This design comes from an exercise in tuning for small area and a short achievable clock period on the open sky130 flow, not from production work. In this exercise RTL edits were held to simulation tests only and were not proved equivalent to the original. Power and IR drop assume default switching activity.

<file path="design/flow/run.sh">
#!/bin/bash
# synth_recipe.tcl (not shown) runs the flow's synth.tcl, then flattens the netlist and writes it again
# the make line also repeats each setting of config.mk as NAME=value (left out here)
make -C /OpenROAD-flow-scripts/flow DESIGN_CONFIG=/design/flow/config.mk WORK_HOME=/design/flow/orfs CLKGATE_MAP_FILE= SYNTH_SCRIPT=/design/flow/synth_recipe.tcl finish
</file>
<file path="design/flow/config.mk">
export PLATFORM = sky130hd
export DESIGN_NAME = DSP
export DESIGN_NICKNAME = DSP
export VERILOG_FILES = /design/flow/design.v
export SDC_FILE = /design/flow/constraint.sdc
export NUM_CORES = 4
export LEC_CHECK = 0
export CAP_MARGIN = 20
export CORE_MARGIN = 2
export CORE_UTILIZATION = 40
export PLACE_DENSITY = 0.6
export SLEW_MARGIN = 20
</file>
<file path="design/flow/constraint.sdc">
create_clock -name core_clock -period 6.4 [get_ports {CLK}]
set_input_delay 1.2800 -clock core_clock [delete_from_list [all_inputs] [get_ports {CLK}]]
set_output_delay 1.2800 -clock core_clock [all_outputs]
set_load 0.01 [all_outputs]
</file>
<file path="design/flow/design.v">
module dff_mux #(
	parameter size = 18 ,
	parameter pipeline = 0 ,
	parameter RSTTYPE = "SYNC" 
	)(
	input[size - 1 : 0]  in,
	input clk ,
	input EN ,
	input rst ,
	output reg[size - 1 : 0] out 
	);
	generate
	if(pipeline)begin
		if(RSTTYPE == "SYNC")  begin
			always @(posedge clk ) begin
				if (rst) begin		
					out <= 0;
				end
				else begin
					if(EN) begin
                        out <= in; 
                    end
				end
			end
		end
		else begin
			always @(posedge clk or posedge rst) begin
				if (rst) begin
					out <= 0;
				end
				else begin
					if(EN) begin
                        out <= in; 
                    end
				end
			end
		end
	end
	else always@(in) out = in;
endgenerate
endmodule
module PortA(input[17:0] A,
			 input CLK,
			 input CEA,
			 input RSTA,
			 output[17:0] outA1);
wire[17:0] outA0;
dff_mux #(.size(18),.pipeline(0)) A0REG(.in(A),.clk(CLK),.EN(CEA),.rst(RSTA),.out(outA0));
dff_mux #(.size(18),.pipeline(1)) A1REG(.in(outA0),.clk(CLK),.EN(CEA),.rst(RSTA),.out(outA1));
endmodule
module PortB_D#(parameter B_INPUT = "DIRECT")
			   (input[17:0] B,
			   input[17:0] D,
			   input[17:0] BCIN,
			   input OPMODE4,
			   input OPMODE6,
			   input CLK,
			   input CEB,
			   input CED,
			   input RSTB,
			   input RSTD,
			   output[17:0] outB1);
wire[17:0] outD;
wire[17:0] outB0;
wire[17:0] preadderout;
wire[17:0] B1REGin;
wire[17:0] out;
generate
	if(B_INPUT == "DIRECT") dff_mux #(.size(18),.pipeline(0)) B0REG(.in(B),.clk(CLK),.EN(CEB),.rst(RSTB),.out(outB0));
	else dff_mux #(.size(18),.pipeline(0)) B0REG(.in(BCIN),.clk(CLK),.EN(CEB),.rst(RSTB),.out(outB0));
endgenerate
dff_mux #(.size(18),.pipeline(1)) DREG(.in(D),.clk(CLK),.EN(CED),.rst(RSTD),.out(outD));
assign preadderout = OPMODE6?outD-outB0:outD+outB0;
assign B1REGin = OPMODE4?preadderout:outB0;
dff_mux #(.size(18),.pipeline(1)) B1REG(.in(B1REGin),.clk(CLK),.EN(CEB),.rst(RSTB),.out(out));
assign outB1 = out;
endmodule
module PortM(input[17:0] A,
			 input[17:0] B,
			 input[17:0] D,
			 input[17:0] BCIN,
			 input CLK,
			 input CEM,
			 input RSTM,
			 input OPMODE4,
			 input OPMODE6,
			 input CEB,
			 input CED,
			 input RSTB,
			 input RSTD,
			 input CEA,
			 input RSTA,
			 output[17:0] BCOUT,		 
			 output[35:0] xmux);
wire[17:0] outB1;
wire [17:0] outA1;
wire [35:0] MREGin;
wire [35:0] MREGout;
PortB_D Minput1(.B(B),.D(D),.BCIN(BCIN),.CLK(CLK),.CEB(CEB),.CED(CED),.RSTB(RSTB),.RSTD(RSTD),
			    .OPMODE4(OPMODE4),.OPMODE6(OPMODE6),.outB1(outB1));
assign BCOUT = outB1;
PortA Minput2(.A(A),.CLK(CLK),.CEA(CEA),.RSTA(RSTA),.outA1(outA1));
assign MREGin = outA1*outB1;
dff_mux #(.size(36),.pipeline(1)) mREG(.in(MREGin),.clk(CLK),.EN(CEM),.rst(RSTM),.out(MREGout));
assign xmux = MREGout;
endmodule
module PortC(input[47:0] C,
			 input CLK,
			 input CEC,
			 input RSTC,
			 output[47:0] outC);
dff_mux #(.size(48),.pipeline(1)) CREG(.in(C),.clk(CLK),.EN(CEC),.rst(RSTC),.out(outC));
endmodule
module PortP(input[47:0] Postaddsub,
			 input CLK,
			 input CEP,
			 input RSTP,
			 output[47:0] outP);
dff_mux #(.size(48),.pipeline(1)) PREG(.in(Postaddsub),.clk(CLK),.EN(CEP),.rst(RSTP),.out(outP));
endmodule
module Carryin #(parameter CARRYINSEL = "OPMODE5")
			    (input CARRYIN,
			    input OPMODE5,
			    input CLK,
			    input CECARRYIN,
			    input RSTCARRYIN,
			    output CIN);
generate
	if(CARRYINSEL == "OPMODE5") dff_mux #(.size(1),.pipeline(1)) CARRYINREG(.in(OPMODE5),.clk(CLK),.EN(CECARRYIN),.rst(RSTCARRYIN),.out(CIN));
	else dff_mux #(.size(1),.pipeline(1)) CARRYINREG(.in(CARRYIN),.clk(CLK),.EN(CECARRYIN),.rst(RSTCARRYIN),.out(CIN));
endgenerate
endmodule
module PortOPMODE(input[7:0] OPMODE,
			 input CLK,
			 input CEOPMODE,
			 input RSTOPMODE,
			 output[7:0] opmodeout);
dff_mux #(.size(8),.pipeline(1)) OPMODEREG(.in(OPMODE),.clk(CLK),.EN(CEOPMODE),.rst(RSTOPMODE),.out(opmodeout));
endmodule
module DSP(input[17:0] A,input[17:0] B,input[47:0] C,input[17:0] D,
			   input CLK,input CARRYIN,
			   input[7:0] OPMODE,
			   input[17:0] BCIN,
			   input RSTA,input RSTB,input RSTM,input RSTP,input RSTC,input RSTD,input RSTCARRYIN,input RSTOPMODE,
			   input CEA,input CEB,input CEM,input CEP,input CEC,input CED,input CECARRYIN,input CEOPMODE,
			   input[47:0] PCIN,
			   output [17:0] BCOUT,output [47:0] PCOUT,output [47:0] P,output[35:0] M,
			   output CARRYOUT,output CARRYOUTF 
			  );
wire[35:0] xmuxin;
wire[17:0] BOUT;
wire CIN;
wire[7:0] opmodeout;
wire[47:0] outC;
wire[47:0] xmuxout;
wire[47:0] zmuxout;
wire[47:0] outP;
wire[47:0] inP;
wire CYOout;
PortOPMODE OPMODEREG(.OPMODE(OPMODE),.CLK(CLK),.CEOPMODE(CEOPMODE),.RSTOPMODE(RSTOPMODE),.opmodeout(opmodeout));
PortC CREG(.C(C),.CLK(CLK),.CEC(CEC),.RSTC(RSTC),.outC(outC));
PortM MREG(.A(A),.B(B),.D(D),.BCIN(BCIN),.CLK(CLK),
			.OPMODE4(opmodeout[4]),.OPMODE6(opmodeout[6]),.RSTA(RSTA),
			.RSTB(RSTB),.RSTD(RSTD),.RSTM(RSTM),.CEA(CEA),.BCOUT(BOUT),
			.CEB(CEB),.CED(CED),.CEM(CEM),.xmux(xmuxin));
assign M = xmuxin;
assign BCOUT = BOUT;
Carryin CYI(.CARRYIN(CARRYIN),.OPMODE5(opmodeout[5]),.CLK(CLK),.CECARRYIN(CECARRYIN),.RSTCARRYIN(RSTCARRYIN),.CIN(CIN));
PortP PREG(.Postaddsub(inP),.CLK(CLK),.CEP(CEP),.RSTP(RSTP),.outP(outP));
assign P = outP ;
assign xmuxout = (opmodeout[1:0]==0)?0:(opmodeout[1:0]==1)?xmuxin:(opmodeout[1:0]==2)?outP:{D[11:0],A,B};
assign zmuxout = (opmodeout[3:2]==0)?0:(opmodeout[3:2]==1)?PCIN:(opmodeout[3:2]==2)?outP:outC;
assign inP = opmodeout[7]?zmuxout-(xmuxout+CIN):zmuxout+xmuxout+CIN;
assign PCOUT = outP;
dff_mux #(.size(1),.pipeline(1)) CYO(.in(outP[47]),.clk(CLK),.EN(1'b1),.rst(1'b0),.out(CYOout));
assign CARRYOUT = CYOout ;
assign CARRYOUTF = CYOout ;
endmodule
</file>
**Clock tree branches**

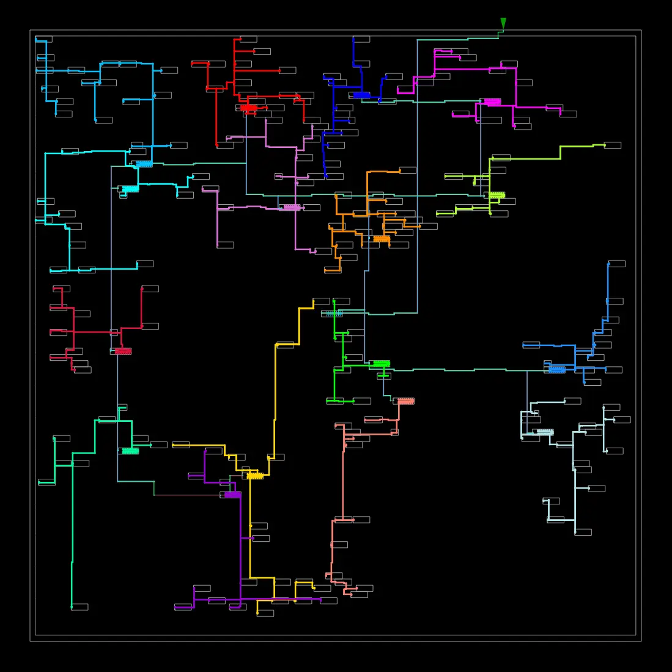
clk root buf: clkbuf_16
H-Tree Depth: 4
Seq cells: 196
Sink Count: 196
TritonCTS Buffers: 17

==> qor.csv <==
stage,metric,value,unit
outcome,status,no timing/DRC/antenna violations,
synthesis,"Top FF cell, synth",dfxtp_1,
routing,DR pass1 iterations,5,
synthesis,most common cell in the netlist,inv_1,
timing,Hold WS,471,ps
final_layout,"commonest non-fill, non-tap cells in the layout","inv_1, clkdlybuf4s50_1, nand2_1",
final_layout,top cell category,multi-input combinational cells,
synthesis,Post-Synthesis Cells,3332,
final_layout,bufs w/o clock,457,
synthesis,Yosys warnings,6,
pwr,Sw Share,0.430,
timing,Fin Setup TNS,0,ps
pwr,sequential fraction of design power,0.265,
synthesis,"Avg Cell Area, Syn",8.27,um2
final_layout,layout cells sized above 1,0.0899,
grt,vias in the first global route,23667,
worst_setup_path,Slowest cell on crit path,fa_1,
grt,initial antenna violation count,3,
clock_tree,Clock Tree Buf Depth,2,
routing,wire length on met3,5.30,mm
synthesis,"area leader, netlist",fa_1,
routing,Post-Route WL,92.8,mm
synthesis,Yosys top cell area share,0.190,
pwr,Int Pwr,0.00322,W
clock_tree,worst skew pair latency,520,ps
pwr,Comb power frac,0.527,
synthesis,mux share of post-synthesis cell area,0.0899,
timing,Clock Skew,23.6,ps
floorplanning,Die ar.,0.0710,mm2
final_layout,n_diodes,2,
synthesis,synthesized area,0.0276,mm2
timing,period utilisation layout,0.953,
worst_setup_path,Worst Path Buf+Inv,5,
worst_setup_path,"Largest delay share family, worst path",adder cells,
final_layout,comb_multi_in,2434,
grt,Tot GR Track Use,0.259,
worst_setup_path,crit end category,register,
worst_setup_path,Startpoint Class,register,
synthesis,"FF+latch count, synth",196,
grt,GRT overflow,0,
timing,final setup violation count,0,
final_layout,fillers,6682,
worst_setup_path,Critical Path AT,6460,ps
worst_setup_path,crit path cell chain,buf_12 > and2_1 > fa_1 > inv_1 > fa_1 > fa_1 > inv_1 > fa_1 > fa_1 > inv_1 > fa_1 > inv_1 > ha_1 > a21o_1 > a21o_1 > a211oi_1 > o31a_1 > o311a_4 > nor3b_1 > o31ai_2 > mux2i_1 > o311ai_0,
final_layout,CLK BUF,19,
timing,Tmin final,6100,ps
timing,Final Hold Viols,0,
worst_setup_path,CP peak stage delay,530,ps
grt,largest net degree at the start of global routing,64,
pwr,P_clk,0.00117,W
worst_hold_path,Hold Path Sink,CYO.out$_DFF_P_,
worst_setup_path,worst path required time,6760,ps
routing,initial drt markers,1758,
final_layout,Layout area overhead,18.2,%
worst_hold_path,Worst Hold Class,register to register,
pwr,leakage power,15.4,nW
worst_setup_path,Critical Path Fanout Max,15,
timing,fin. max-slew vios,0,
final_layout,multi-input gate share of total cell area,0.640,
**PDN straps and rails**

Pins as bars on the die edge. Tap cells in grey.
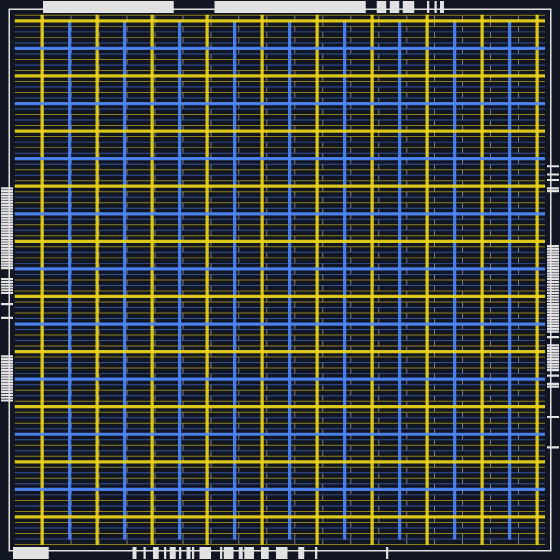
legend:
  VDD:
    colour: blue
  VSS:
    colour: yellow
met1 rails: 97
signal pins: 346
met4 straps: 19
Peak VDD IR: 0.208 mV
Die Ht: 266 um
Core ar.: 0.0683 mm2
die extent in x: 266 um

## repair_timing
| item | CTS | global route |
|---|---|---|
| setup endpoints to repair | 3 | 11 |
| hold endpoints to repair | 0 | 0 |
| buffers inserted | 0 | 0 |
| gates resized for setup | 2 | 25 |
| pin swaps | 0 | 3 |
## per-stage QoR
step / power (W) / util / setup slack [ps] / cells / instance area, um2
after floorplan: 0.00341 / - / 259 / 3332 / 27600
after global placement: 0.00445 / 0.467 / 47.3 / 4443 / 31900
after detailed placement: 0.00447 / 0.467 / 12.2 / 4443 / 31900
after CTS: 0.00567 / 0.476 / 43.0 / 4475 / 32500
after global routing: 0.00604 / 0.477 / 1.92 / 4476 / 32600
final: 0.00565 / 0.477 / 302 / 4477 / 32600
## layer usage
| layer | GRT usage | vias to the layer above |
|---|---|---|
| met4 | 0.0729 | 0 |
| met2 | 0.434 | 725 |
| met1 | 0.350 | 11838 |
| li1 | - | 11472 |
| met3 | 0.0328 | 94 |
| met5 | 0 | - |

==> static timing again, ports no longer ideal <==
The results above use ideal ports. As a check the final layout listed here was re-extracted and re-timed, cells and wires unchanged.
Step 1 (the two cells are an assumption about what drives the block):
set clk [get_ports {CLK}]
set_driving_cell -lib_cell sky130_fd_sc_hd__clkbuf_16 $clk
set_driving_cell -lib_cell sky130_fd_sc_hd__buf_2 [delete_from_list [all_inputs] $clk]
Step 2 moves the port delays by t, midway between the first and last clock arrival at a register: inputs arrive t later, outputs are due t later. That takes back most of the time a late clock gives input paths.
a / b / c = ideal / step 1 / step 2; a / b = the first two.
t (ns): 0.567
slack for setup (ns): 0.302 / 0.302 / 0.302
worst register clock-pin slew, ns: 0.09 / 0.09
After both steps setup and hold are still met in this run. For this run, drivers alone change the setup slack by 0.000 ns; drivers and shift together by 0.000 ns.
